This design comes from an exercise in tuning for a short achievable clock period and few clock cycles on the open sky130 flow, not from production work. Function was checked by simulation only, so behaviour that the tests miss may differ from the original. No activity file was given, so power comes from the tool's default toggle rates.

==> design.v <==
module dot(input logic clk, input logic rst_n,
           output logic slave_waitrequest,
           input logic [3:0] slave_address,
           input logic slave_read, output logic [31:0] slave_readdata,
           input logic slave_write, input logic [31:0] slave_writedata,
           input logic master_waitrequest,
           output logic [31:0] master_address,
           output logic master_read, input logic [31:0] master_readdata, input logic master_readdatavalid,
           output logic master_write, output logic [31:0] master_writedata);
    logic [31:0] weight;  
    logic [31:0] input_act;  
    logic [31:0] vec_length;  
    logic [31:0] i;  
    logic signed [31:0] temp1;  
    logic signed [31:0] temp2;  
    logic signed [63:0] sum;  
    logic signed [63:0] temp3;  
    typedef enum logic [3:0] {IDLE, READ1, READ2, CALC, INC, DONE, STALL1, STALL2} state_t;
    state_t ps;
    always_ff @(posedge clk) begin
        if (!rst_n) begin
            weight <= 0;
            input_act <= 0;
            vec_length <= 0;
            i <= 0;
            temp1 <= 0;
            temp2 <= 0;
            temp3 <= 0;
            sum <= 0;
            ps <= IDLE;
        end else begin
            case (ps)
                IDLE: begin  
                    i <= 0;
                    temp1 <= 0;
                    temp2 <= 0;
                    temp3 <= 0;
                    sum <= 0;
                    if (slave_write == 1) begin
                        ps <= IDLE;
                        case (slave_address)
                            4'b0000: ps <= READ1;
                            4'b0010: weight <= slave_writedata;
                            4'b0011: input_act <= slave_writedata;
                            4'b0101: vec_length <= slave_writedata;
                            default: ps <= IDLE;
                        endcase
                    end 
                end
                READ1: begin  
                    if (master_readdatavalid && !master_waitrequest) begin
                        temp1 <= master_readdata;
                        ps <= STALL1;
                    end
                end
                STALL1: begin
                    if (master_readdatavalid) begin
                        ps <= READ2;
                    end
                end
                READ2: begin  
                    if (master_readdatavalid && !master_waitrequest) begin
                        temp2 <= master_readdata;
                        ps <= STALL2;
                    end
                end
                STALL2: begin
                    if (master_readdatavalid) begin
                        temp3 <= temp1 * temp2;
                        ps <= CALC;
                    end
                end
                CALC: begin  
                    sum <= sum + temp3;  
                    if (i + 1 < vec_length) begin
                        ps <= INC;  
                    end else begin
                        ps <= DONE;  
                    end
                end
                INC: begin
                    i <= i + 1;
                    ps <= READ1;
                end
                DONE: begin
                    if (slave_read == 1 && slave_address == 0) begin
                        ps <= IDLE;
                    end                end
                default: ps <= IDLE;
            endcase
        end
    end
    always_comb begin
        slave_waitrequest = 0;
        slave_readdata = 0;
        master_address = 0;
        master_read = 0;
        master_write = 0;
        master_writedata = 0;
        case (ps)
            IDLE: begin
                slave_waitrequest = 0;
                slave_readdata = 0;
                master_address = 0;
                master_read = 0;
                master_write = 0;
                master_writedata = 0;
            end
            READ1: begin  
                slave_waitrequest = 1;
                slave_readdata = 0;
                master_write = 0;
                master_writedata = 0;
                master_address = weight + i * 4;  
                master_read = 1;
            end
            STALL1: begin
                slave_waitrequest = 1;
                master_read = 0;
            end
            READ2: begin  
                slave_waitrequest = 1;
                slave_readdata = 0;
                master_write = 0;
                master_writedata = 0;
                master_address = input_act + i * 4;  
                master_read = 1;
            end
            STALL2: begin
                slave_waitrequest = 1;
                master_read = 0;
            end
            CALC: begin  
                slave_waitrequest = 1;
                master_read = 0;
            end
            INC: begin
                slave_waitrequest = 1;
                master_read = 0;
            end
            DONE: begin
                slave_waitrequest = 0;
                master_read = 0;
                if (slave_read == 1 && slave_address == 0) begin
                    slave_readdata = sum[47:16];  
                end
            end
        endcase
    end
endmodule
==> run.sh <==
#!/bin/bash
# synth_recipe.tcl (not shown) runs the flow's synth.tcl, then flattens the netlist and writes it again
# the make line also repeats each setting of config.mk as NAME=value (left out here)
make -C /OpenROAD-flow-scripts/flow DESIGN_CONFIG=/design/flow/config.mk WORK_HOME=/design/flow/orfs CLKGATE_MAP_FILE= SYNTH_SCRIPT=/design/flow/synth_recipe.tcl finish
==> config.mk <==
export PLATFORM = sky130hd
export DESIGN_NAME = dot
export DESIGN_NICKNAME = dot
export VERILOG_FILES = /design/flow/design.v
export SDC_FILE = /design/flow/constraint.sdc
export NUM_CORES = 4
export LEC_CHECK = 0
export CAP_MARGIN = 20
export CORE_MARGIN = 2
export CORE_UTILIZATION = 40
export SLEW_MARGIN = 20
==> constraint.sdc <==
create_clock -name core_clock -period 10.0 [get_ports {clk}]
set_input_delay 2.0000 -clock core_clock [delete_from_list [all_inputs] [get_ports {clk}]]
set_output_delay 2.0000 -clock core_clock [all_outputs]
set_load 0.01 [all_outputs]
met1.png
(1.5 px per micron) Supply wires on this layer in grey.
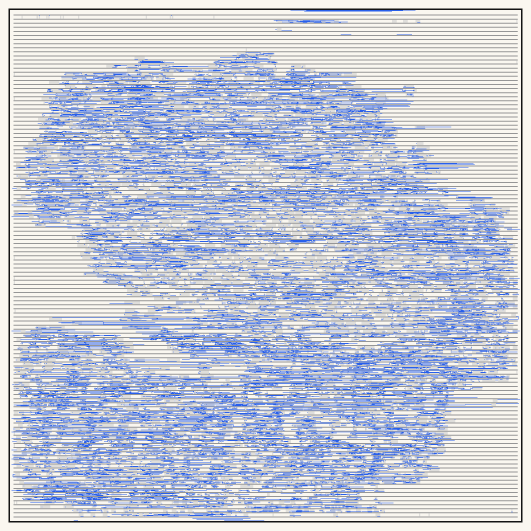
- main direction: horizontal
- share of all routed wire: 41%
- nets with wire on the layer: 5814
- longest straight run: 81.0 microns
- wire length on this layer: 53.3 mm
routed vias: 35020
DRT Wirelength: 130000 microns
met1 usage: 28.74%

==> results.py <==
metrics = {
    "cells_and_area": {
        "instances_no_fill": 6765,
        "multiInputGateArea_sq_um": 35170,
        "fin_nets": 6426,
        "regArea_sq_um": 5826,
        "drive_gt1_share_pct": 4.274,
        "final_cell_mix": "860 x nand2_1, 841 x fa_1, 834 x inv_1",
        "n_antenna_cell": 0,
        "fill_cells": 11150,
        "syn_to_final_growth_pct": 8.990,
        "layout_commonest_cell": "nand2_1",
    },
    "run_status": {
        "status": "complete, no violations",
    },
    "worst_setup_path": {
        "crit_slowest_cell": "dfxtp_1",
        "required_ns": 8.00,
        "critPathKind": "reg -> out",
        "start_kind": "flop",
        "cp.arrival_ns": 6.38,
        "cp_max_fo": 25,
        "crit_buf_inv": 4,
        "critical_path.cell_chain": "clkinv_1 > nor3_2 > buf_4 > mux2_2 > ha_1 > inv_1 > fa_1 > nor2b_1 > o21a_1 > o21ai_0 > a211oi_1 > o211ai_1 > a211oi_1 > o21ai_0 > a21boi_0 > nor3_1 > nor3_1 > clkdlybuf4s50_1",
        "crit_family": "compound AO/OA/AOI/OAI gates",
        "crit_path_end_kind": "output port",
        "cp_slowest_stage_delay_ns": 0.65,
        "ff2ff_setup_slack_ns": 1.76,
    },
    "sta": {
        "slew_headroom_pct": 25.40,
        "grt_setup_unrepaired": "no",
        "maxSlewViolCount": 0,
        "layout_min_cycle_time_ns": 8.382,
        "clock.fmax_mhz": 119.3,
        "period_share_pct": 83.82,
        "tns_ns": 0,
        "worst_pin_slew_ns": 1.115,
        "finalHoldViolCount": 0,
        "finalSetupViolations": 0,
        "skew_ns": 0.04010,
    },
    "power_and_ir_drop": {
        "peakVddDrop_mv": 0.1528,
        "power_density_nw_per_um2": 78.12,
        "power.net_switching_mw": 1.532,
        "pwr-share-clk_pct": 39.4,
        "power.leakage_nw": 22.88,
        "p_comb_share_pct": 26.9,
        "seqPwrFrac_pct": 33.6,
        "intPower_mw": 2.329,
        "switching_share_pct": 39.68,
    },
    "clock_tree": {
        "ctsHoldBuffers": 0,
        "cts_sinks": 291,
        "clockBufferDepth": 3,
        "cts_setup_buffers": 0,
        "htreeDepth": 2,
        "cts_tree": "yes",
        "cts_resized": 0,
        "cts-buffers-inserted": 39,
        "cts-root-buf": "clkbuf_16",
        "clk_latency_ns": 0.61,
        "clkTransAtPathRegs_ns": 0.06,
    },
    "synth": {
        "synth_seq_cells": 291,
        "synth_area_sq_um": 45340,
        "synth_edf_count": 0,
        "synth_area_per_cell_sq_um": 8.591,
        "synth_warnings": 1,
        "synth_flop_cell": "dfxtp_1",
        "seq_area_frac_synth_pct": 12.85,
        "synthCells": 5278,
        "synth.distinct_cells": 78,
        "async_flop_share_pct": 0,
    },
    "routing": {
        "ant_nets": 0,
        "post_drt_wl_per_cell_microns": 19.21,
        "first_iter_violations": 1961,
        "vias_per_cell": 5.177,
        "drt-pass1-iter-count": 5,
        "drc": 0,
    },
    "die": {
        "die-height_microns": 340.7,
        "start_util_pct": 40.31,
        "core_area_sq_um": 112500,
        "die_w_microns": 340.7,
        "die_area_sq_um": 116100,
        "rows": 123,
        "io_pins": 173,
    },
    "grt": {
        "grtUsageTotal_pct": 22.71,
        "antenna_found_initial": 3,
        "globalRoute.totalOverflow": 0,
        "grt_pass1_vias": 36690,
        "grt_pass1_wl_microns": 207400,
        "grt_start_max_net_pins": 108,
    },
    "run": {
        "drv_cap": 0,
    },
    "placed_design": {
        "place_inst": 6695,
        "port_buffers": 139,
        "place_congestion": 0.8937,
        "dp_hpwl_microns": 101900,
    },
    "hold_path": {
        "min_path_type": "reg -> reg",
    },
}
Testbench counts, summed over its fixed seeds: cycles 276,376.
met2.png
(1.5 px per micron)
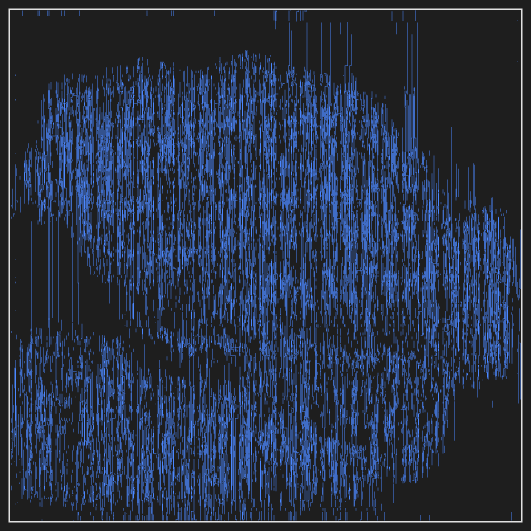
- main direction: vertical
- wire length on this layer: 66.1 mm
- longest straight run: 93.8 microns
- nets with wire on the layer: 5432
met2 global-route usage: 40.13%

[flip-flops by register name, indices dropped and copies added, names as in the netlist]
signal,flops
i,32
input_act,32
ps,3
sum,48
temp1,32
temp2,32
temp3,48
vec_length,32
weight,32
[metal layers]
metal  GRT usage [%]  wire length (microns)  up-vias
met5               0                      0        -
li1                -                      -    16140
met3           2.468                   5772      219
met1           28.74                  53320    17800
met2           40.13                  66110      863
met4           7.994                   4777        0
[power by group through the flow]
stage          logic (mW)  registers, mW  clock network, mW
4_1_cts              1.04           1.29               1.56
5_1_grt              1.12           1.30               1.60
6_report             1.04           1.30               1.52
3_5_place_dp         1.04           1.32                  0
3_3_place_gp         1.03           1.32                  0
2_1_floorplan       0.595           1.24                  0
[cell usage after synthesis (all sizes together), types with 41 or more instances]
cell type / n / share of area, %
a21o: 87 / 1.4
a21oi: 318 / 3.5
a22oi: 53 / 0.88
and2: 455 / 6.3
buf: 44 / 0.65
clkbuf: 295 / 2.4
dfxtp: 291 / 13
fa: 841 / 37
ha: 275 / 7.6
inv: 835 / 6.9
nand2: 860 / 7.1
nand3: 131 / 1.5
nor2: 173 / 1.4
nor3: 41 / 0.45
o21ai: 88 / 0.97
xnor2: 108 / 2.1
xor2: 61 / 1.2
[cell families (layout without fill, tap and decap cells)]
| family | Yosys count | count (layout) | synth area share (%) |
|---|---|---|---|
| adder cells (fa/ha/maj) | 1116 | 1116 | 44.72 |
| multiplexers | 43 | 43 | 1.054 |
| buffers and inverters | 1175 | 1130 | 10.02 |
| other | 1 | 33 | 0.008270 |
| AND/OR/NAND/NOR | 1812 | 1812 | 18.99 |
| AO/OA/AOI/OAI | 671 | 671 | 9.101 |
| flip-flops | 291 | 291 | 12.85 |
| XOR/XNOR | 169 | 169 | 3.264 |
[final timing paths]
kind,cells after the start,end,from
max,18,master_address[26],ps[1]
min reg2reg,2,temp1[27],temp1[27]
min,2,temp1[27],temp1[27]
max reg2reg,22,temp3[44],temp2[2]
[final cells by class]
class / instances / area share (%)
inverter: 836 / 6.365
sequential: 291 / 11.79
multi-input combinational: 3844 / 71.17
tap: 1500 / 3.798
clock buffer: 52 / 2.195
clock inverter: 18 / 0.5772
timing repair buffer: 224 / 4.107
[metrics by stage]
| step | total power, mW | util [%] | hold slack (ns) | area (sq um) | setup WS, ns |
|---|---|---|---|---|---|
| after global placement | 2.353 | 42.71 | 0.4384 | 48050 | 1.927 |
| final | 3.861 | 43.93 | 0.4504 | 49420 | 1.618 |
| after global routing | 4.029 | 43.93 | 0.4617 | 49420 | 1.101 |
| after floorplan | 1.836 | - | 0.4291 | 45460 | 2.830 |
| after CTS | 3.900 | 43.93 | 0.4516 | 49420 | 1.644 |
| after detailed placement | 2.361 | 42.71 | 0.4440 | 48050 | 1.852 |
[worst reg2reg max path, delay by kind of cell (launching register included)]
family	cells	cell delay [ns]
AOI/OAI and AO/OA	7	1.66
adders and majority gates	9	4.37
DFF	1	0.95
buffers and inverters	2	0.40
xor gates and xnor gates	1	0.15
and+or+nand+nor	3	0.53

## afterwards: timing with drivers on the ports
In the flow no input, the clock included, has a driving cell. The finished layout below was timed again as built, in two steps.
Step 1 sets driving cells, clkbuf_16 on the clock port and buf_2 on the other inputs (assumed; they add their load-dependent delay and slew).
Step 2 times the ports against the registers' clock, not the clock port: input delays grow and output delays shrink by t, the midpoint of the rising clock arrivals with the driver on.
Three values: ideal ports, drivers, drivers and shift; two values: the first two.
shift t [ns]: 0.663
setup slack, ns: 1.618 / 1.542 / 1.762
worst setup path at the end: register to register
worst slew at a driven data input, ns: 0.10
After both steps this run still meets setup and hold. The setup slack of this run moves by -0.076 ns with the drivers and by +0.144 ns with both steps.
